This is an optimization exercise on Yosys and OpenROAD, whose aim is small area, not a production implementation. Only simulation tests tie the RTL to the original design; equivalence was not proved. The series may have gaps, and a smaller design here may also do less where the tests do not look.

--- flow/design.v: outline only ---
// module priority_encoder: 21 lines
// module rca: 16 lines
// module ltcmp: 13 lines
// module fp_align: 25 lines
// module fp_addpath: 8 lines
// module fp_subpath: 16 lines
// module Addition_Subtraction: 28 lines
// module fp_addsub2_a: 12 lines
// module fp_addsub2_b: 27 lines
// module multiplication: 32 lines
// module mul24: 979 lines
// module bfly4_4_front: 9 lines
// module bfly4_4_mid: 10 lines
// module bfly4_4_back: 7 lines
// module fft_bfly: 29 lines
module fft_bfly(
    input             clk,
    input      [31:0] xr, xi, yr, yi,
    input      [31:0] wr, wi,
    output     [31:0] x0r, x0i, x1r, x1i
);
  // ...
==> flow/flow/run.sh <==
#!/bin/bash
# Own layout flow: the standard flow (standard.sh) with changes to
# synthesis, none of which touches the registers, and a smaller port buffer:
#  1. ABC maps the logic with an area-oriented script (flow/area.abc) in place
#     of ORFS's; the synthesis script is otherwise synth_recipe.tcl unchanged.
#  2. flow/fapol.py chooses each full adder's polarity (a full adder with all
#     inputs inverted gives both outputs inverted) so that fewer inverters sit
#     between the adders and the registers.
#  3. Yosys maps the logic between the full/half adders and the registers
#     again with ABC (flow/area.abc), folding the inverters left next to logic
#     gates into them. This is repeated a few times on its own result; the
#     netlist with the least cell area, not counting buffers (the layout
#     removes them and buffers again), is kept.
#  If step 2 or 3 fails, the layout goes on from the netlist of step 1.
#  4. The layout: standard.sh, with every input and output port buffered by
#     sky130_fd_sc_hd__buf_1 (BUFFER_PORTS_ARGS).
# Each step writes its full output to a log file of its own in this folder.
set -euo pipefail
W=$(pwd)
F=$W/flow
R=$W/orfs/results/$FLOW_PLATFORM/fft_bfly/base
L=$W/orfs/logs/$FLOW_PLATFORM/fft_bfly/base
LIB=$FLOW_HOME/platforms/$FLOW_PLATFORM/lib/sky130_fd_sc_hd__tt_025C_1v80.lib

{ head -n 1 synth_recipe.tcl; cat "$F/abc_override.tcl"; tail -n +2 synth_recipe.tcl; } > "$W/own_synth.tcl"
sed -e "s#SYNTH_SCRIPT=[^ ]*#SYNTH_SCRIPT=$W/own_synth.tcl#" standard.sh > "$W/own.sh"
grep -q "SYNTH_SCRIPT=$W/own_synth.tcl" "$W/own.sh"
export OWN_ABC_SCRIPT=$F/area.abc

bash "$W/own.sh" synth > "$W/log_1_synth.log" 2>&1
cp "$R/1_2_yosys.v" "$W/netlist_1_synth.v"

post() {
  python3 "$F/fapol.py" "$W/netlist_1_synth.v" "$W/netlist_2_fapol.v" > "$W/log_2_fapol.log" 2>&1 || return 1
  DONT_USE=$(grep -m1 '^abc -script' "$L/1_2_yosys.log" | grep -o -- '-dont_use [^ ]*' | tr '\n' ' ')
  D_PS=$(awk "BEGIN{print $FLOW_PERIOD_NS*1000}")
  prev=$W/netlist_2_fapol.v
  best=""; best_area=""
  for i in 1 2 3 4 5 6 7 8; do
    cat > "$W/resyn_$i.ys" <<EOY
read_liberty -ignore_miss_func $LIB
blackbox sky130_fd_sc_hd__fa_1 sky130_fd_sc_hd__ha_1 sky130_fd_sc_hd__conb_1 sky130_fd_sc_hd__dfxtp_1
read_verilog $prev
hierarchy -top $FLOW_TOP
flatten
opt_clean
rename -hide w:*.*
abc -liberty $LIB $DONT_USE -script $F/area.abc -D $D_PS
opt_clean -purge
tee -o $W/resyn_$i.area stat -liberty $LIB
write_verilog -noattr -noexpr -nohex -nodec $W/netlist_3_resyn_$i.v
EOY
    yosys -l "$W/log_3_resyn_$i.log" -q "$W/resyn_$i.ys" > /dev/null 2>&1 || return 1
    area=$(python3 "$F/logic_area.py" "$W/resyn_$i.area") || return 1
    echo "resynthesis $i: cell area $area" >> "$W/log_3_resyn.log"
    if [[ -z "$best" ]] || awk "BEGIN{exit !($area < $best_area)}"; then
      best=$W/netlist_3_resyn_$i.v; best_area=$area
    fi
    prev=$W/netlist_3_resyn_$i.v
  done
  echo "kept $best ($best_area)" >> "$W/log_3_resyn.log"
  # the registers must be the same cells with the same names as before
  diff <(grep -o 'sky130_fd_sc_hd__df[a-z0-9_]* [^ ]*' "$W/netlist_1_synth.v" | sort) \
       <(grep -o 'sky130_fd_sc_hd__df[a-z0-9_]* [^ ]*' "$best" | sort) > "$W/log_3_regs.log" || return 1
  grep -q 'sky130_fd_sc_hd__fa_1' "$best" || return 1
  cp "$best" "$R/1_2_yosys.v" || return 1
}
if post; then echo "post-synthesis steps: done" > "$W/log_post.log"
else echo "post-synthesis steps failed: layout of the step 1 netlist" > "$W/log_post.log"
     cp "$W/netlist_1_synth.v" "$R/1_2_yosys.v"; fi
touch "$R/1_2_yosys.v"

bash "$W/own.sh" "BUFFER_PORTS_ARGS=-buffer_cell sky130_fd_sc_hd__buf_1" finish > "$W/log_4_layout.log" 2>&1
test -f "$W/out/final.def"
==> flow/flow/abc_override.tcl <==
# Map with flow/area.abc instead of the script ORFS picks; all else as given.
proc abc {args} {
  set i [lsearch -exact $args -script]
  if { $i >= 0 && [info exists ::env(OWN_ABC_SCRIPT)] } {
    lset args [expr {$i + 1}] $::env(OWN_ABC_SCRIPT)
  }
  yosys abc {*}$args
}
==> flow/flow/area.abc <==
strash
dch -f
amap
topo
stime -c
buffer -c
dnsize -c
==> flow/flow/fapol.py <==
#!/usr/bin/env python3
"""Choose the polarity of each full adder in a flat sky130 netlist so as to
need fewer inverters around it. A full adder is self-dual: with all three
inputs inverted its sum and carry come out inverted. Rewrites the netlist in
place, keeping every register and port as it is.

usage: fapol.py IN.v OUT.v
"""
import re
import sys

PFX = "sky130_fd_sc_hd__"
OUT_PINS = {"X", "Y", "Q", "Q_N", "SUM", "COUT", "HI", "LO"}
INV_TYPES = {PFX + "inv_1"}
FA_TYPES = {PFX + "fa_1"}

src = open(sys.argv[1]).read()
m = re.search(r"^  " + PFX, src, re.M)
head, body = src[:m.start()], src[m.start():]
tail_i = body.rindex("endmodule")
body, tail = body[:tail_i], body[tail_i:]
cell_re = re.compile(r"  (" + PFX + r"\w+) (\\\S+ |\S+) \((.*?)\n  \);\n", re.S)
pin_re = re.compile(r"\.(\w+)\(([^()]*)\)")

cells = {}      # name -> [type, {pin: net}]
order = []
pos = 0
for cm in cell_re.finditer(body):
    assert body[pos:cm.start()].strip() == "", body[pos:cm.start()][:200]
    pos = cm.end()
    typ, name, pins = cm.group(1), cm.group(2), cm.group(3)
    cells[name] = [typ, {p: n.strip() for p, n in pin_re.findall(pins)}]
    order.append(name)
assert body[pos:].strip() == ""

ports = set()
for pm in re.finditer(r"^\s*(input|output)\s+(\[[^\]]*\]\s*)?(\S+);", head, re.M):
    ports.add(pm.group(3))

def is_port(net):
    return net.split("[")[0].strip() in ports

drv = {}
loads = {}
def add_conn(name, pin, net):
    if pin in OUT_PINS:
        drv[net] = (name, pin)
    else:
        loads.setdefault(net, set()).add((name, pin))
def del_conn(name, pin, net):
    if pin in OUT_PINS:
        if drv.get(net) == (name, pin):
            del drv[net]
    else:
        loads[net].discard((name, pin))
for name in order:
    typ, pins = cells[name]
    for p, n in pins.items():
        add_conn(name, p, n)

def inv_of(net):
    """An inverter cell whose input is net, or None."""
    for c, p in loads.get(net, ()):
        if p == "A" and cells[c][0] in INV_TYPES:
            return c
    return None

counter = [0]
new_wires = []
def new_net():
    counter[0] += 1
    n = f"_fp{counter[0]}_"
    new_wires.append(n)
    return n

journal = None

def connect(name, pin, net):
    old = cells[name][1].get(pin)
    if journal is not None:
        journal.append(("conn", name, pin, old))
    if old is not None:
        del_conn(name, pin, old)
    cells[name][1][pin] = net
    add_conn(name, pin, net)

def remove_cell(name):
    if journal is not None:
        journal.append(("del", name, cells[name][0], dict(cells[name][1])))
    typ, pins = cells.pop(name)
    for p, n in pins.items():
        del_conn(name, p, n)

def add_inv(a, y):
    counter[0] += 1
    name = f"_fpinv{counter[0]}_"
    if journal is not None:
        journal.append(("add", name))
    cells[name] = [PFX + "inv_1", {}]
    order.append(name)
    connect(name, "A", a)
    connect(name, "Y", y)
    return name

def driver_inv_input(net):
    d = drv.get(net)
    if d and cells[d[0]][0] in INV_TYPES:
        return cells[d[0]][1]["A"]
    return None

def inverted(net):
    """A net carrying ~net, made with a new inverter if none exists."""
    m = driver_inv_input(net)
    if m is not None:
        return m
    i = inv_of(net)
    if i is not None:
        return cells[i][1]["Y"]
    y = new_net()
    add_inv(net, y)
    return y

def gain(f):
    pins = cells[f][1]
    g = 0
    for p in ("A", "B", "CIN"):
        n = pins[p]
        if driver_inv_input(n) is not None:
            if len(loads.get(n, ())) == 1 and not is_port(n):
                g += 1
        elif inv_of(n) is None:
            g -= 1
    for p in ("COUT", "SUM"):
        o = pins[p]
        other = 0
        for (c, cp) in loads.get(o, ()):
            if cells[c][0] in INV_TYPES and not is_port(cells[c][1]["Y"]):
                g += 1
            else:
                other += 1
        if other or is_port(o):
            g -= 1
    return g

def flip(f):
    pins = cells[f][1]
    for p in ("A", "B", "CIN"):
        connect(f, p, inverted(pins[p]))
    for p in ("COUT", "SUM"):
        o = pins[p]
        o2 = new_net()
        connect(f, p, o2)
        for (c, cp) in list(loads.get(o, ())):
            if c in cells and cells[c][0] in INV_TYPES and not is_port(cells[c][1]["Y"]):
                r = cells[c][1]["Y"]
                remove_cell(c)
                for (c2, p2) in list(loads.get(r, ())):
                    connect(c2, p2, o2)
        if loads.get(o) or is_port(o):
            add_inv(o2, o)
    # drop inverters left without loads
    for p in ("A", "B", "CIN"):
        pass
    changed = True
    while changed:
        changed = False
        for name in list(cells):
            if name in cells and cells[name][0] in INV_TYPES:
                y = cells[name][1]["Y"]
                if not loads.get(y) and not is_port(y):
                    remove_cell(name)
                    changed = True

def count_inv():
    return sum(1 for c in cells.values() if c[0] in INV_TYPES)

BOX = {PFX + "fa_1", PFX + "ha_1", PFX + "conb_1"}
def is_box(c):
    t = cells[c][0]
    return t in BOX or t.startswith(PFX + "df")

def costly(inv):
    """An inverter that resynthesis cannot fold into a neighbouring gate."""
    a, y = cells[inv][1]["A"], cells[inv][1]["Y"]
    d = drv.get(a)
    if d is not None and not is_box(d[0]) and cells[d[0]][0] not in INV_TYPES:
        return False
    if is_port(y):
        return True
    return any(is_box(c) for c, p in loads.get(y, ()))

def hood(f):
    nets = set(cells[f][1].values())
    invs = set()
    for n in list(nets):
        d = drv.get(n)
        if d and cells[d[0]][0] in INV_TYPES:
            invs.add(d[0])
        for c, p in loads.get(n, ()):
            if cells[c][0] in INV_TYPES:
                invs.add(c)
    for i in list(invs):
        for n in cells[i][1].values():
            d = drv.get(n)
            if d and cells[d[0]][0] in INV_TYPES:
                invs.add(d[0])
            for c, p in loads.get(n, ()):
                if cells[c][0] in INV_TYPES:
                    invs.add(c)
    return invs

def local_cost(invs):
    return sum(1 for i in invs if i in cells and costly(i))

def rollback(j):
    global journal
    journal = None
    for e in reversed(j):
        if e[0] == "conn":
            _, name, pin, old = e
            cur = cells[name][1][pin]
            del_conn(name, pin, cur)
            if old is None:
                del cells[name][1][pin]
            else:
                cells[name][1][pin] = old
                add_conn(name, pin, old)
        elif e[0] == "add":
            name = e[1]
            if name in cells:
                for p, n in cells[name][1].items():
                    del_conn(name, p, n)
                del cells[name]
        elif e[0] == "del":
            _, name, typ, pins = e
            cells[name] = [typ, dict(pins)]
            for p, n in pins.items():
                add_conn(name, p, n)

def total_cost():
    return sum(1 for c in list(cells) if cells[c][0] in INV_TYPES and costly(c))

before = count_inv()
before_cost = total_cost()
fas = [n for n in order if n in cells and cells[n][0] in FA_TYPES]
for it in range(30):
    flips = 0
    for f in fas:
        h0 = hood(f)
        c0 = local_cost(h0)
        journal = []
        flip(f)
        j, journal = journal, None
        c1 = local_cost(h0 | hood(f))
        if c1 < c0:
            flips += 1
        else:
            rollback(j)
    sys.stderr.write(f"pass {it}: {flips} flips, {count_inv()} inverters, {total_cost()} costly\n")
    if not flips:
        break
sys.stderr.write(f"inverters: {before} -> {count_inv()}, costly {before_cost} -> {total_cost()}\n")

out = [head]
for w in new_wires:
    if any(w in p.values() for _, p in [cells[c] for c in cells if True][:0]):
        pass
used = set()
for c in cells.values():
    used.update(c[1].values())
for w in new_wires:
    if w in used:
        out.append(f"  wire {w};\n")
for name in order:
    if name not in cells:
        continue
    typ, pins = cells[name]
    conns = ",\n".join(f"    .{p}({n} )" if n.startswith("\\") else f"    .{p}({n})"
                        for p, n in pins.items())
    out.append(f"  {typ} {name.strip()}{' ' if name.startswith(chr(92)) else ''} (\n{conns}\n  );\n")
out.append(tail)
open(sys.argv[2], "w").write("".join(out))
==> flow/flow/logic_area.py <==
#!/usr/bin/env python3
"""Print the cell area in a Yosys 'stat -liberty' report, less its buffers."""
import re
import sys

t = open(sys.argv[1]).read()
total = float(re.search(r"Chip area for module .*?: ([\d.]+)", t).group(1))
bufs = sum(float(a) for a in re.findall(
    r"^\s+\d+\s+([\d.E+]+)\s+sky130_fd_sc_hd__(?:clk)?buf_\d+\s*$", t, re.M))
print(f"{total - bufs:.3f}")
==> flow/standard.sh <==
#!/bin/bash
# synth_recipe.tcl (not shown) runs the flow's synth.tcl, then flattens the netlist and writes it again
# the make line also repeats each setting of config.mk as NAME=value (left out here)
make -C /OpenROAD-flow-scripts/flow DESIGN_CONFIG=/design/flow/config.mk WORK_HOME=/design/flow/orfs CLKGATE_MAP_FILE= SYNTH_SCRIPT=/design/flow/synth_recipe.tcl "${@:-finish}"
==> flow/config.mk <==
export PLATFORM = sky130hd
export DESIGN_NAME = fft_bfly
export DESIGN_NICKNAME = fft_bfly
export VERILOG_FILES = /design/flow/design.v
export SDC_FILE = /design/flow/constraint.sdc
export NUM_CORES = 4
export LEC_CHECK = 0
export ABC_AREA = 1
export CAP_MARGIN = 20
export CORE_MARGIN = 2
export CORE_UTILIZATION = 50
export SLEW_MARGIN = 20
==> flow/constraint.sdc <==
create_clock -name core_clock -period 40.0 [get_ports {clk}]
set_input_delay 8.0000 -clock core_clock [delete_from_list [all_inputs] [get_ports {clk}]]
set_output_delay 8.0000 -clock core_clock [all_outputs]
set_load 0.01 [all_outputs]
### The clock tree on the layout, run 1

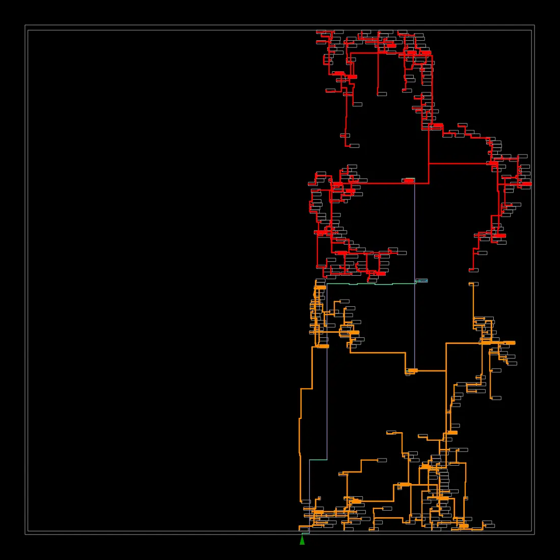
number of levels in the clock H-tree: 1
Num Clock Sinks: 314
Root Driver: clkbuf_16
final sequential cell count: 314
Num CTS Buffers: 29

### Selected gate families, run 1

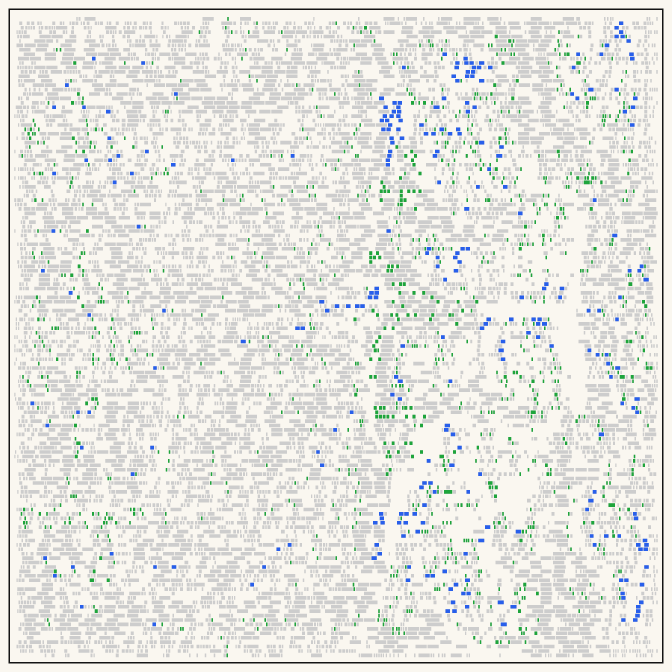
[green] nor cells | cells: 1089 | where: all over the die
[blue] non-inverting ao/oa cells | cells: 281 | where: all over the die
Layout Cells excl Fill: 12100
share of the final layout cell area in multi-input gates: 80.5%
most common cell after layout, fill and taps aside: o22ai_1

### Sequential cells coloured by netlist name, run 1

Bar = 100 um. Other sequential cells in the stronger grey, the rest of the logic in the fainter grey.
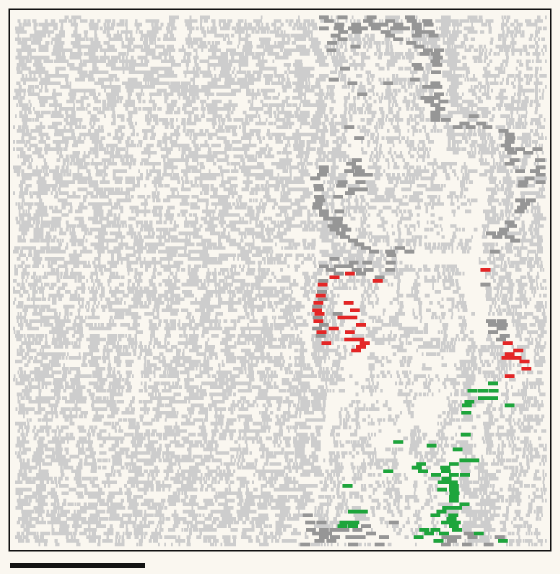
[red] p4_q | flops: 32
[green] sti_q | flops: 61 | where: lower right
final core utilization: 52.9%

==> flow_metrics.env, run 1 <==
export IMPL_holdCritPathClass="reg -> reg"
export IMPL_critical_path_slowest_cell="or4_1"
export IMPL_synth_nets=12200
export IMPL_maxClockFrequency_mhz=27.2
export IMPL_clk_pin_slew_ps=80
export IMPL_effective_utilization_at_floorplan_pct=50.4
export IMPL_clkLatencyLatePin_ps=610
export IMPL_tritoncts="done"
export IMPL_drc_errors=0
export IMPL_grt_use_met1_pct=53.4
export IMPL_post_synth_inst_count=10300
export IMPL_rsz0062_at_grt="no"
export IMPL_synthesis_area_um2=78900
export IMPL_grt_start_max_net_pins=96
export IMPL_timing_critical_path_required_ps=40500
export IMPL_met3_usage_pct=10.8
export IMPL_cts_root_to_sink_buffers=3
export IMPL_coreArea_um2=156000
export IMPL_r2r_slack_ps=3300
export IMPL_highest_fanout_seen_on_the_critical_path=56
export IMPL_fp_dieH_um=401
export IMPL_grt_first_pass_wirelength_um=497000
export IMPL_top_usage_layer="met2"
export IMPL_ant_nets=0
export IMPL_final_period_utilization_pct=91.8
export IMPL_io_buffers=320
export IMPL_timing_hold_worst_path_depth=0
export IMPL_grt_pass1_vias=78900
export IMPL_design_portCount=321
export IMPL_timing_critical_path_mode_cell="nor2_1"
export IMPL_critical_path_depth=210
export IMPL_worst_reg_to_reg_path_cell_count=210
export IMPL_place_detailed_hpwl_um=241000
export IMPL_syn_mean_instance_area_um2=7.64
export IMPL_nets=11900
export IMPL_final_setup_skew_ps=16.4
export IMPL_post_route_cells_drive_above_1_share_pct=4.63
export IMPL_final_min_clock_period_ps=36700
export IMPL_die_w_um=401
export IMPL_dpl_instance_area_um2=81400
export IMPL_layout_common_cells="o22ai_1, fa_1, o21ai_0"
export IMPL_globalplace_congestion=0.976
export IMPL_drtPass1Iterations=7
export IMPL_max_stage_delay_ps=550
export IMPL_critical_path_class="reg -> reg"
export IMPL_max_cap_viol_count=0
export IMPL_die_footprint_um2=161000
export IMPL_worst_slew_pin_transition_ps=1240
export IMPL_family_of_cells_with_the_greatest_summed_delay_on_the_critical_path="compound AO/OA/AOI/OAI gates"
export IMPL_setup_total_neg_slack_ps=0
export IMPL_area_growth_synth_to_final_pct=4.82
export IMPL_grtUsageTotal_pct=40.2
export IMPL_via_count=82100
export IMPL_run_status="timing/DRC/antenna clean"
export IMPL_final_max_slew_viol_count=0
export IMPL_buffer_and_inverter_count_on_the_worst_path=17
export IMPL_met2_usage_pct=60.4
export IMPL_via_per_inst=6.77
export IMPL_rows=145
export IMPL_initialDrtViolationCount=10100
export IMPL_grt_antenna_before_repair=23
export IMPL_ys_warn_count=1
export IMPL_worst_ep_arrival_time_ps=37210
export IMPL_finalHoldViolations=0
export IMPL_routed_len_inst_um=27.6
export IMPL_filler_cell_count_in_the_final_layout=15200
export IMPL_max_slew_margin_pct=17.5
export IMPL_worstSetupStartpointType="flop"
export IMPL_design_area_um2=82700
export IMPL_wirelength_um=335000
export IMPL_placedCellCount=12000
export IMPL_final_setup_viol_count=0
export IMPL_end_kind="flop"
export IMPL_grt_overflow_total=0
==> run 1: routing by layer <==
metal  up-vias  wire length (um)
met3      1022             41900
met5         -               127
met1     38900            130000
met2      5748            143000
li1      36400                 -
met4        18             19200
==> run 1: through the flow <==
step           hold WS (ps)  setup slack, ps  utilization (%)
2_1_floorplan           310             6630                -
3_3_place_gp            316             2780             52.1
3_5_place_dp            316             2360             52.1
4_1_cts                 336             2290             52.8
5_1_grt                 352             9.78             52.8
6_report                335             3300             52.9
==> run 1: worst register-to-register path: cells and delay by family, from the launching register on <==
kind	cells	cell delay, ps
AND/OR/NAND/NOR	80	9230
AO/OA/AOI/OAI	78	12030
adder cells (fa/ha/maj)	35	11290
flip-flops	1	300
buffers and inverters	17	3780
==> run 1: area by class of cell <==
type,count,area (um^2),share of cell area [%]
well taps,2058,2570,3.11
repair buffers,577,3200,3.87
diodes,22,55.1,0.0666
clock buffers,29,726,0.878
multi-input cells,8315,66600,80.5
clock inverters,25,327,0.395
inverters,776,2930,3.54
flip-flops and latches,314,6290,7.60
==> run 1: repair_timing <==
action	CTS	global route
setup endpoints to repair	0	46
resized for setup	0	16
hold buffers	0	0
setup buffers	0	5
==> run 2: too many edits to list; what changed since run 1 <==
flow/design.v: 1232 -> 1228 lines; modules unchanged: 14
  mul24: edited, 979 -> 975 lines
### Routed metal per tile, run 2

40 x 40 tiles, from dark blue (low) to red (high), scaled to the fullest tile. Values are wire area over tile area, all layers added.
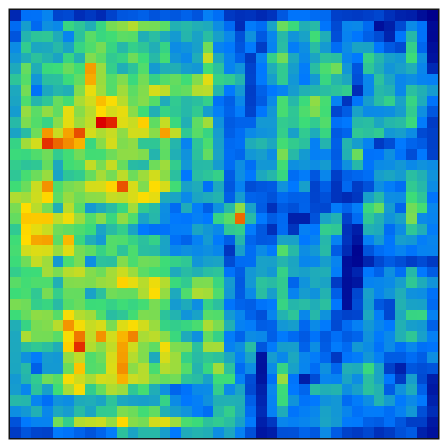
mean over tiles: 0.36
tiles over half the peak: 27%
fullest tile: 0.93
densest ninth of the die: middle left
nearly empty tiles: 0.30%
routed len/inst: 27.7 um
global routing usage summed across all routing layers: 40.2%
via count: 79300

### The clock tree on the layout, run 2

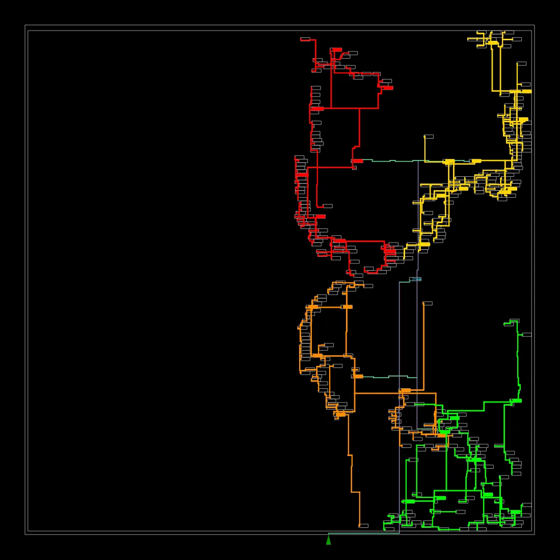
Num CTS Buffers: 34
number of levels in the clock H-tree: 2

==> flow_metrics.env, run 2 <==
export IMPL_initialDrtViolationCount=9504
export IMPL_tritoncts="done"
export IMPL_grt_first_pass_wirelength_um=486000
export IMPL_multi_input_comb_area_um2=65600
export IMPL_synthesis_area_um2=77900
export IMPL_max_slew_margin_pct=15.1
export IMPL_drc_errors=0
export IMPL_layout_common_cells="o22ai_1, fa_1, o21ai_0"
export IMPL_run_status="timing/DRC/antenna clean"
export IMPL_worst_ep_arrival_time_ps=37150
export IMPL_post_route_cells_drive_above_1_share_pct=5.23
export IMPL_globalplace_congestion=0.988
export IMPL_nets=11600
export IMPL_end_kind="flop"
export IMPL_timing_critical_path_required_ps=40460
export IMPL_design_portCount=321
export IMPL_die_footprint_um2=159000
export IMPL_root_buffer="clkbuf_16"
export IMPL_filler_cell_count_in_the_final_layout=14700
export IMPL_cts_root_to_sink_buffers=3
export IMPL_ant_nets=0
export IMPL_rsz0062_at_grt="no"
export IMPL_grt_start_max_net_pins=75
export IMPL_drtPass1Iterations=7
export IMPL_worstSetupStartpointType="flop"
export IMPL_wirelength_um=326000
export IMPL_die_w_um=399
export IMPL_highest_fanout_seen_on_the_critical_path=61
export IMPL_max_cap_viol_count=0
export IMPL_final_period_utilization_pct=91.7
export IMPL_rows=144
export IMPL_tritoncts_num_sinks=314
export IMPL_finalHoldViolations=0
export IMPL_critical_path_class="reg -> reg"
export IMPL_post_synth_inst_count=10000
export IMPL_holdCritPathClass="reg -> reg"
export IMPL_critical_path_slowest_cell="or2_2"
export IMPL_final_min_clock_period_ps=36690
export IMPL_via_per_inst=6.73
export IMPL_fp_dieH_um=399
export IMPL_coreArea_um2=154000
export IMPL_worst_slew_pin_transition_ps=1260
export IMPL_effective_utilization_at_floorplan_pct=50.5
export IMPL_place_detailed_hpwl_um=237000
export IMPL_timing_hold_worst_path_depth=0
export IMPL_syn_mean_instance_area_um2=7.78
export IMPL_register_area_um2=6290
export IMPL_most_common_cell_after_layout_fill_and_taps_aside="o22ai_1"
export IMPL_maxClockFrequency_mhz=27.3
export IMPL_max_stage_delay_ps=520
export IMPL_clk_pin_slew_ps=80
export IMPL_worst_reg_to_reg_path_cell_count=197
export IMPL_timing_critical_path_mode_cell="fa_1"
export IMPL_grt_antenna_before_repair=11
export IMPL_r2r_slack_ps=3310
export IMPL_final_hold_worst_slack_ps=330
export IMPL_ys_warn_count=1
export IMPL_final_setup_skew_ps=18.2
export IMPL_area_growth_synth_to_final_pct=4.97
export IMPL_hold_buffers=0
export IMPL_grt_overflow_total=0
export IMPL_io_buffers=320
export IMPL_clkLatencyLatePin_ps=590
export IMPL_final_max_slew_viol_count=0
export IMPL_grt_pass1_vias=77500
export IMPL_setup_total_neg_slack_ps=0
export IMPL_final_setup_viol_count=0
export IMPL_synth_nets=11900
### Sequential cells coloured by netlist name, run 2

Bar = 100 um. Other sequential cells in the stronger grey, the rest of the logic in the fainter grey.
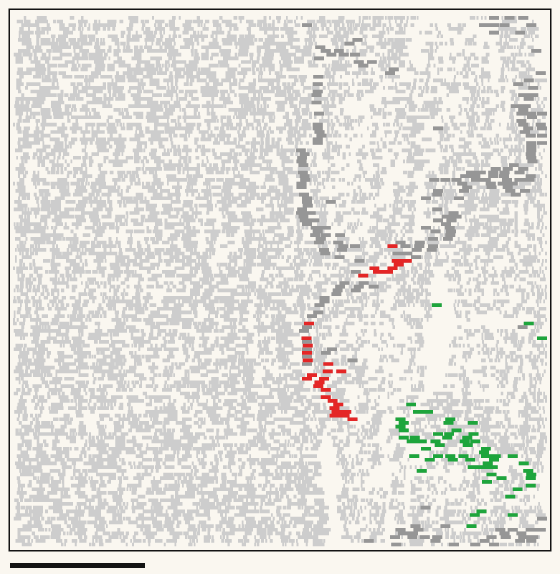
[red] p4_q | flops: 32
[green] sti_q | flops: 61 | where: lower right
not coloured: 221
final core utilization: 53.0%
fraction of standard cell area that is sequential: 7.68%

## run 2: critical path, delay by kind of cell, from the launching register on
kind	cells	cell delay, ps
fa+ha+maj	36	11510
simple gates	60	8180
compound gates	87	13220
buf+inv	14	3140
flops	1	380
## run 2: through the flow
step	cell area, um^2	setup slack [ps]	instances	utilization, %
finish	81800	3310	11800	53.0
floorplan	77900	6260	10000	-
global route	81800	104	11800	53.0
detailed placement	80400	1890	11700	52.1
CTS	81600	1620	11800	52.9
global placement	80400	2070	11700	52.1
## run 2: layer usage
metal | up-vias | routed length [um] | GRT usage [%]
met5 | - | 103 | 0
met4 | 16 | 23200 | 24.0
met3 | 1148 | 35800 | 9.08
met2 | 5129 | 146000 | 63.7
met1 | 37700 | 121000 | 50.1
li1 | 35300 | - | -
## run 2: layout make-up
| cell class | instances | area share, % |
|---|---|---|
| multi-input combinational | 7995 | 80.2 |
| sequential | 314 | 7.68 |
| timing repair buffer | 573 | 3.80 |
| inverter | 789 | 3.66 |
| tap | 2044 | 3.13 |
| clock buffer | 39 | 1.09 |
| clock inverter | 23 | 0.381 |
| antenna | 8 | 0.0245 |
| timing repair inverter | 2 | 0.0122 |
## run 2: what timing repair did
action / 4_1_cts / 5_1_grt
hold endpoints to repair: 0 / 0
setup endpoints to repair: 0 / 50
setup buffers: 0 / 7
resized for setup: 0 / 23
==> run 3: too many edits to list; what changed since run 2 <==
flow/design.v: 1228 -> 1840 lines; modules unchanged: 6
  ltcmp: edited, 13 -> 13 lines
  Addition_Subtraction: edited, 28 -> 22 lines
  fp_addsub2_a: edited, 12 -> 16 lines
  fp_addsub2_b: edited, 27 -> 23 lines
  multiplication: edited, 32 -> 26 lines
  mul24: edited, 975 -> 1599 lines
  bfly4_4_mid: edited, 10 -> 10 lines
  bfly4_4_back: edited, 7 -> 7 lines
  fft_bfly: edited, 29 -> 29 lines
==> module Addition_Subtraction as of run 3 <==
module Addition_Subtraction(
    input  [31:0] a_operand,
    input  [31:0] b_operand,
    input         AddBar_Sub,
    output [31:0] result
);
wire        swap, z, exc;
wire [7:0]  ea;
wire [23:0] siga, sh;
fp_align u_al(.a(a_operand[30:0]), .b(b_operand[30:0]), .swap(swap), .ea(ea),
              .siga(siga), .sh(sh), .z(z), .exc(exc));
wire es   = a_operand[31] ^ b_operand[31] ^ AddBar_Sub;
wire sign = swap ? (b_operand[31] ^ AddBar_Sub) : a_operand[31];
wire [23:0] xs;
wire        xc;
rca #(24) u_add(.a(siga), .b(sh ^ {24{es}}), .cin(es & ~z), .s(xs), .cout(xc));
wire [30:0] ra, rs;
wire dzero;
fp_addpath u_ap(.ea(ea), .s({xc, xs}), .r(ra));
fp_subpath u_sp(.ea(ea), .d(xs ^ {24{z}}), .hold(z), .r(rs), .dzero(dzero));
assign result = exc ? 32'd0 : {sign, es ? rs : ra};
endmodule
==> module fp_addsub2_b as of run 3 <==
module fp_addsub2_b(
    input  [61:0] st,
    output [31:0] x0,
    output [31:0] x1
);
wire        ts  = st[61];
wire        xs  = st[60];
wire        c   = st[59];
wire        exc = st[58];
wire        z   = st[57];
wire [7:0]  ea  = st[56:49];
wire [24:0] s   = st[48:24];
wire [23:0] ds  = st[23:0];
wire [30:0] ra, rs;
wire eq;
fp_addpath u_ap(.ea(ea), .s(s), .r(ra));
fp_subpath u_sp(.ea(ea), .d(ds ^ {24{z}}), .hold(z), .r(rs), .dzero(eq));
wire es0   = ts ^ xs;
wire sign0 = c ? xs : ts;
wire sign1 = (~c & ~eq) ? ~ts : xs;
assign x0 = exc ? 32'd0 : {sign0, es0 ? rs : ra};
assign x1 = exc ? 32'd0 : {sign1, es0 ? ra : rs};
endmodule
==> module ltcmp as of run 3 <==
module ltcmp #(parameter W = 31) (
    input  [W-1:0] a,
    input  [W-1:0] b,
    output         lt
);
wire [W:0] c;
assign c[0] = 1'b0;
genvar i;
generate for (i = 0; i < W; i = i + 1) begin : bit_
    assign c[i+1] = (~a[i] & b[i]) | (c[i] & ~(a[i] ^ b[i]));
end endgenerate
assign lt = c[W];
endmodule
==> module bfly4_4_mid as of run 3 <==
module bfly4_4_mid(
    input  [31:0] xr, xi, p1, p2, p3, p4,
    output [61:0] str, sti
);
wire [31:0] t1, t2;
Addition_Subtraction u_t1(p1, p2, 1'b1, t1);
Addition_Subtraction u_t2(p3, p4, 1'b0, t2);
fp_addsub2_a u_r(.t(t1), .x(xr), .st(str));
fp_addsub2_a u_i(.t(t2), .x(xi), .st(sti));
endmodule
==> module bfly4_4_back as of run 3 <==
module bfly4_4_back(
    input  [61:0] str, sti,
    output [31:0] x0r, x0i, x1r, x1i
);
fp_addsub2_b u_r(.st(str), .x0(x0r), .x1(x1r));
fp_addsub2_b u_i(.st(sti), .x0(x0i), .x1(x1i));
endmodule
==> module fp_addsub2_a as of run 3 <==
module fp_addsub2_a(
    input  [31:0] t,
    input  [31:0] x,
    output [61:0] st
);
wire        c, z, exc;
wire [7:0]  ea;
wire [23:0] siga, sh;
fp_align u_al(.a(t[30:0]), .b(x[30:0]), .swap(c), .ea(ea),
              .siga(siga), .sh(sh), .z(z), .exc(exc));
wire [23:0] ss, ds;
wire        sc, dc;
rca #(24) u_add(.a(siga), .b(sh), .cin(1'b0), .s(ss), .cout(sc));
rca #(24) u_sub(.a(siga), .b(~sh), .cin(~z), .s(ds), .cout(dc));
assign st = {t[31], x[31], c, exc, z, ea, sc, ss, ds};
endmodule
==> module fft_bfly as of run 3 <==
module fft_bfly(
    input             clk,
    input      [31:0] xr, xi, yr, yi,
    input      [31:0] wr, wi,
    output     [31:0] x0r, x0i, x1r, x1i
);
wire [31:0] p1_d, p2_d, p3_d, p4_d;
reg  [31:0] xr_q, xi_q, p1_q, p2_q, p3_q, p4_q;
wire [61:0] str_d, sti_d;
reg  [61:0] str_q, sti_q;
bfly4_4_front u_front(.yr(yr), .yi(yi), .wr(wr), .wi(wi),
                      .p1(p1_d), .p2(p2_d), .p3(p3_d), .p4(p4_d));
always @(posedge clk) begin
    xr_q <= xr;
    xi_q <= xi;
    p1_q <= p1_d;
    p2_q <= p2_d;
    p3_q <= p3_d;
    p4_q <= p4_d;
end
bfly4_4_mid u_mid(.xr(xr_q), .xi(xi_q), .p1(p1_q), .p2(p2_q), .p3(p3_q), .p4(p4_q),
                  .str(str_d), .sti(sti_d));
always @(posedge clk) begin
    str_q <= str_d;
    sti_q <= sti_d;
end
bfly4_4_back u_back(.str(str_q), .sti(sti_q),
                    .x0r(x0r), .x0i(x0i), .x1r(x1r), .x1i(x1i));
endmodule
==> module multiplication as of run 3 <==
module multiplication(
    input  [31:0] A,
    input  [31:0] B,
    output [31:0] Result
);
wire sign = A[31] ^ B[31];
wire exc  = (&A[30:23]) | (&B[30:23]);
wire ha   = |A[30:23];
wire hb   = |B[30:23];
wire [47:0] p;
mul24 u_mul(.a({ha, A[22:0]}), .b({hb, B[22:0]}), .p(p));
wire norm   = p[47];
wire sticky = |p[22:0];
wire [22:0] top = norm ? p[46:24] : p[45:23];
wire inc        = norm ? (p[23] & sticky) : p[22];
wire [22:0] mant = top + {22'd0, inc};
wire zero = ~exc & (&mant);
wire [9:0] T = {2'b00, A[30:23]} + {2'b00, B[30:23]} + 10'd385 + {9'd0, norm};
wire underflow = ~T[9];
wire overflow  = T[9] & T[8];
assign Result = underflow ? {sign, 31'd0} :
                overflow  ? {sign, 8'hff, 23'd0} :
                zero      ? {sign, 31'd0} :
                exc       ? 32'd0 :
                            {sign, T[7:0], mant};
endmodule
==> flow/run.sh (new file) <==
#!/bin/bash
# synth_recipe.tcl (not shown) runs the flow's synth.tcl, then flattens the netlist and writes it again
# the make line also repeats each setting of config.mk as NAME=value (left out here)
make -C /OpenROAD-flow-scripts/flow DESIGN_CONFIG=/design/flow/config.mk WORK_HOME=/design/flow/orfs CLKGATE_MAP_FILE= SYNTH_SCRIPT=/design/flow/synth_recipe.tcl finish
removed: flow/flow/run.sh
removed: flow/flow/abc_override.tcl
removed: flow/flow/area.abc
removed: flow/flow/fapol.py
removed: flow/flow/logic_area.py
removed: flow/standard.sh
### The clock tree on the layout, run 3

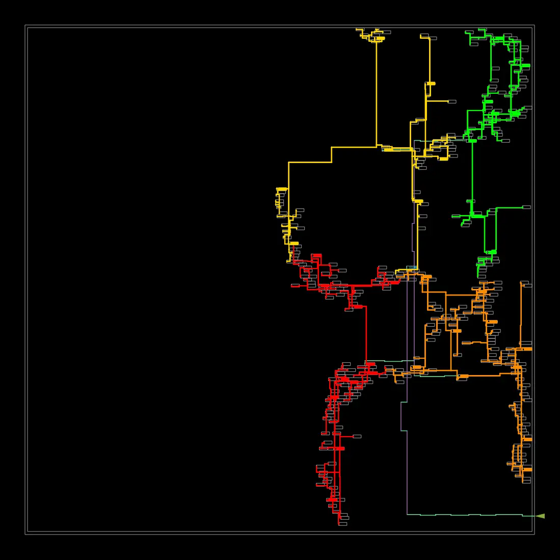
Num CTS Buffers: 37
Num Clock Sinks: 316
final sequential cell count: 316

### Wiring by layer, run 3

Bar = 100 um.
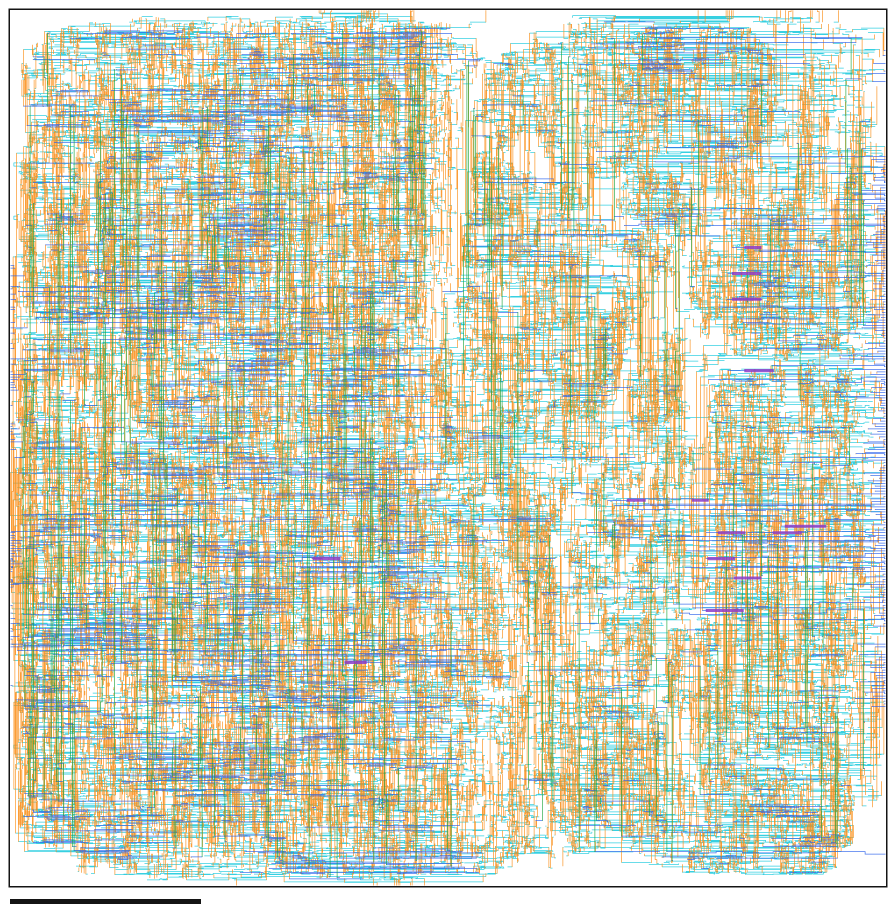
[orange] metal 2 | wire length: 172 mm
[green] metal 4 | wire length: 19900 um
[purple] metal 5 | wire length: 179 um
[cyan] metal 1 | wire length: 146 mm
[blue] metal 3 | wire length: 35.4 mm
via count: 91800
global routing usage summed across all routing layers: 35.6%
routed len/inst: 22.2 um
WL final: 373000 um

==> flow_metrics.env, run 3 <==
export IMPL_most_numerous_cell_in_the_yosys_netlist="nand2_1"
export IMPL_syn_mean_instance_area_um2=7.27
export IMPL_grt_antenna_before_repair=24
export IMPL_setup_slack_ps=2840
export IMPL_timing_critical_path_mode_cell="nand2_1"
export IMPL_adder_and_majority_gate_portion_of_the_synthesized_area_pct=48.0
export IMPL_run_status="timing/DRC/antenna clean"
export IMPL_yosys_area_share_xor_xnor_pct=1.76
export IMPL_placedCellCount=16700
export IMPL_cts_htree_levels=2
export IMPL_synth_seq_area_share_pct=6.10
export IMPL_synth_edf_count=0
export IMPL_design_portCount=321
export IMPL_maxClockFrequency_mhz=26.9
export IMPL_synth_nets=17100
export IMPL_holdCritPathClass="reg -> reg"
export IMPL_grt_pass1_vias=96000
export IMPL_cts_root_to_sink_buffers=3
export IMPL_final_min_clock_period_ps=37160
export IMPL_tritoncts="done"
export IMPL_nets=16900
export IMPL_most_common_cell_after_layout_fill_and_taps_aside="nand2_1"
export IMPL_finalHoldViolations=0
export IMPL_largest_family_of_logic_cells_by_synthesized_area="adder cells"
export IMPL_synth_flop_cell="dfxtp_1"
export IMPL_biggest_area_contributors_in_the_synthesized_netlist="fa_1, nand2_1, inv_1"
export IMPL_clk_pin_slew_ps=60
export IMPL_detail_route_wirelength_met1_um=146000
export IMPL_final_period_utilization_pct=92.9
export IMPL_rows=167
export IMPL_worst_ep_arrival_time_ps=37630
export IMPL_post_synth_num_cell_types=56
export IMPL_highest_fanout_seen_on_the_critical_path=43
export IMPL_ant_nets=0
export IMPL_final_max_slew_viol_count=0
export IMPL_wire_length_on_met3_um=35400
export IMPL_layout_common_cells="nand2_1, inv_1, fa_1"
export IMPL_grt_first_pass_wirelength_um=571000
export IMPL_worst_slew_pin_transition_ps=1140
export IMPL_end_kind="flop"
export IMPL_critical_path_class="reg -> reg"
export IMPL_die_w_um=459
export IMPL_synthesis_area_um2=104000
export IMPL_io_buffers=320
export IMPL_post_synth_inst_count=14300
export IMPL_dpl_instance_area_um2=108000
export IMPL_final_cells=16800
export IMPL_final_setup_viol_count=0
export IMPL_area_growth_synth_to_final_pct=5.93
export IMPL_placement_setup_worst_slack_ps=2270
export IMPL_worstSetupStartpointType="flop"
export IMPL_drtPass1Iterations=9
export IMPL_critical_path_slowest_cell="fa_1"
export IMPL_timing_hold_worst_path_depth=0
export IMPL_final_hold_worst_slack_ps=328
export IMPL_root_buffer="clkbuf_16"
export IMPL_yosysTopAreaCell="fa_1"
export IMPL_hold_buffers=0
export IMPL_top_layer_reached_by_signal_wires="met5"
export IMPL_coreArea_um2=207000
export IMPL_final_setup_skew_ps=38.9
export IMPL_design_area_um2=110000
export IMPL_ffs_latches_synth=316
export IMPL_via_per_inst=5.47
export IMPL_synth_cells_most_frequent="nand2_1, inv_1, fa_1"
export IMPL_share_of_the_synthesized_area_in_the_top_cell_type_pct=43.9
export IMPL_die_footprint_um2=211000
export IMPL_met2RoutedLength_um=172000
export IMPL_clkLatencyLatePin_ps=610
export IMPL_max_slew_margin_pct=23.5
export IMPL_max_stage_delay_ps=450
export IMPL_timing_critical_path_required_ps=40470
export IMPL_globalplace_congestion=0.959
export IMPL_grt_start_max_net_pins=113
export IMPL_worst_reg_to_reg_path_cell_count=248
export IMPL_place_detailed_hpwl_um=287000
export IMPL_post_route_cells_drive_above_1_share_pct=3.69
export IMPL_drc_errors=0
export IMPL_r2r_slack_ps=2840
export IMPL_max_cap_viol_count=0
export IMPL_ys_warn_count=1
export IMPL_setup_total_neg_slack_ps=0
export IMPL_initialDrtViolationCount=8294
export IMPL_yosys_area_share_simple_pct=23.5
export IMPL_effective_utilization_at_floorplan_pct=50.2
export IMPL_grt_overflow_total=0
export IMPL_fp_dieH_um=459
export IMPL_synth_compound_gate_area_share_pct=4.28
export IMPL_ys_async_sr_fraction_pct=0
export IMPL_synth_area_mux_share_pct=0.511
### Sequential cells coloured by netlist name, run 3

Bar = 100 um. Other sequential cells in the stronger grey, the rest of the logic in the fainter grey.
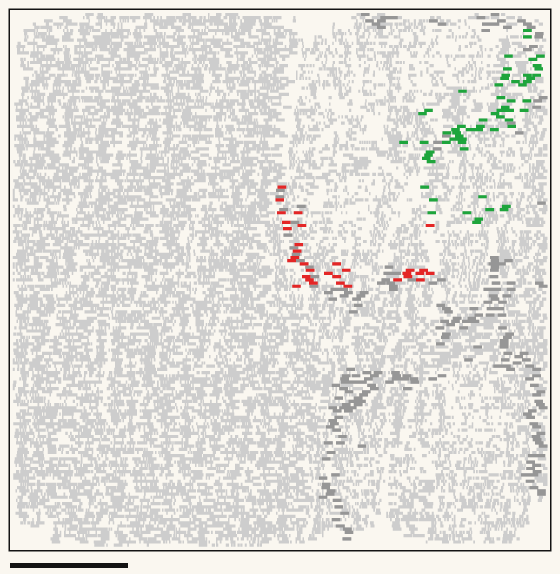
[green] sti_q | flops: 62 | where: upper right
[red] p4_q | flops: 32 | where: centre
not coloured: 222
fraction of standard cell area that is sequential: 5.76%
FF+latch area: 6330 um^2
final core utilization: 53.2%

==> run 3: cell count changes in the layout (fill, tap and decap cells not counted), moves of 149 or more <==
| cell | previous run | this run |
|---|---|---|
| buf_1 | 320 | 0 |
| clkdlybuf4s50_1 | 0 | 228 |
| fa_1 | 1330 | 2272 |
| inv_1 | 699 | 3484 |
| nand2_1 | 1200 | 4265 |
| nand3_1 | 70 | 839 |
| o21ai_0 | 1307 | 422 |
| o22a_1 | 165 | 0 |
| o22ai_1 | 1858 | 2 |
| xor2_1 | 0 | 149 |
==> run 3: layout make-up <==
| class | count | area (um^2) |
|---|---|---|
| Inverter | 3537 | 13300 |
| Sequential cell | 316 | 6330 |
| Tap cell | 2704 | 3380 |
| Timing Repair inverter | 1 | 5.00 |
| Clock buffer | 48 | 1040 |
| Timing Repair Buffer | 544 | 4500 |
| Antenna cell | 16 | 40.0 |
| Multi-Input combinational cell | 9615 | 81000 |
| Clock inverter | 18 | 269 |
| Fill cell | 20300 | 96800 |
==> run 3: timing repair <==
item / 4_1_cts / 5_1_grt
gates resized for setup: 0 / 13
endpoints found under the hold margin: 0 / 0
setup endpoints to repair: 0 / 15
buffers inserted: 0 / 3
==> run 3: critical path: cells and delay by family, from the launching register on <==
| family | cells | cell delay [ps] |
|---|---|---|
| adders and majority gates | 61 | 21320 |
| DFF | 1 | 300 |
| buffers and inverters | 14 | 1290 |
| AOI/OAI and AO/OA | 14 | 2320 |
| and+or+nand+nor | 158 | 11550 |
| xor gates and xnor gates | 1 | 130 |
==> run 3: cell families (layout without fill, tap and decap cells) <==
family / Yosys count / in the layout
adders and majority gates: 2616 / 2616
xor gates and xnor gates: 208 / 208
other: 0 / 16
buffers and inverters: 4331 / 4148
DFF: 316 / 316
and+or+nand+nor: 5929 / 5932
AOI/OAI and AO/OA: 806 / 806
muxes: 53 / 53
==> run 3: metal layers <==
metal	track usage, %	up-vias
met5	0	-
met3	6.24	982
met1	46.1	45400
li1	-	40800
met2	58.6	4601
met4	15.7	28

## what the ideal ports hide
How much do the figures lean on ideal ports? The routed layouts below were timed once more, with nothing changed but the port constraints.
Step 1: set_driving_cell puts a clkbuf_16 on clk and a buf_2 on each other input, an assumption about the parent block.
Step 2 times the ports against the registers' clock, not the clock port: input delays grow and output delays shrink by t, the midpoint of the rising clock arrivals with the driver on.
Three values: no drivers, after step 1, after step 2; two values: the first two.
run | t, ns | setup slack, ns | hold WS [ns]
run 1 | 0.682 | 3.296 / 3.296 / 3.296 | 0.335 / 0.335 / 0.335
run 2 | 0.647 | 3.308 / 3.308 / 3.308 | 0.330 / 0.330 / 0.330
run 3 | 0.672 | 2.840 / 2.840 / 2.840 | 0.328 / 0.328 / 0.328
After both steps every run listed still meets setup and hold.
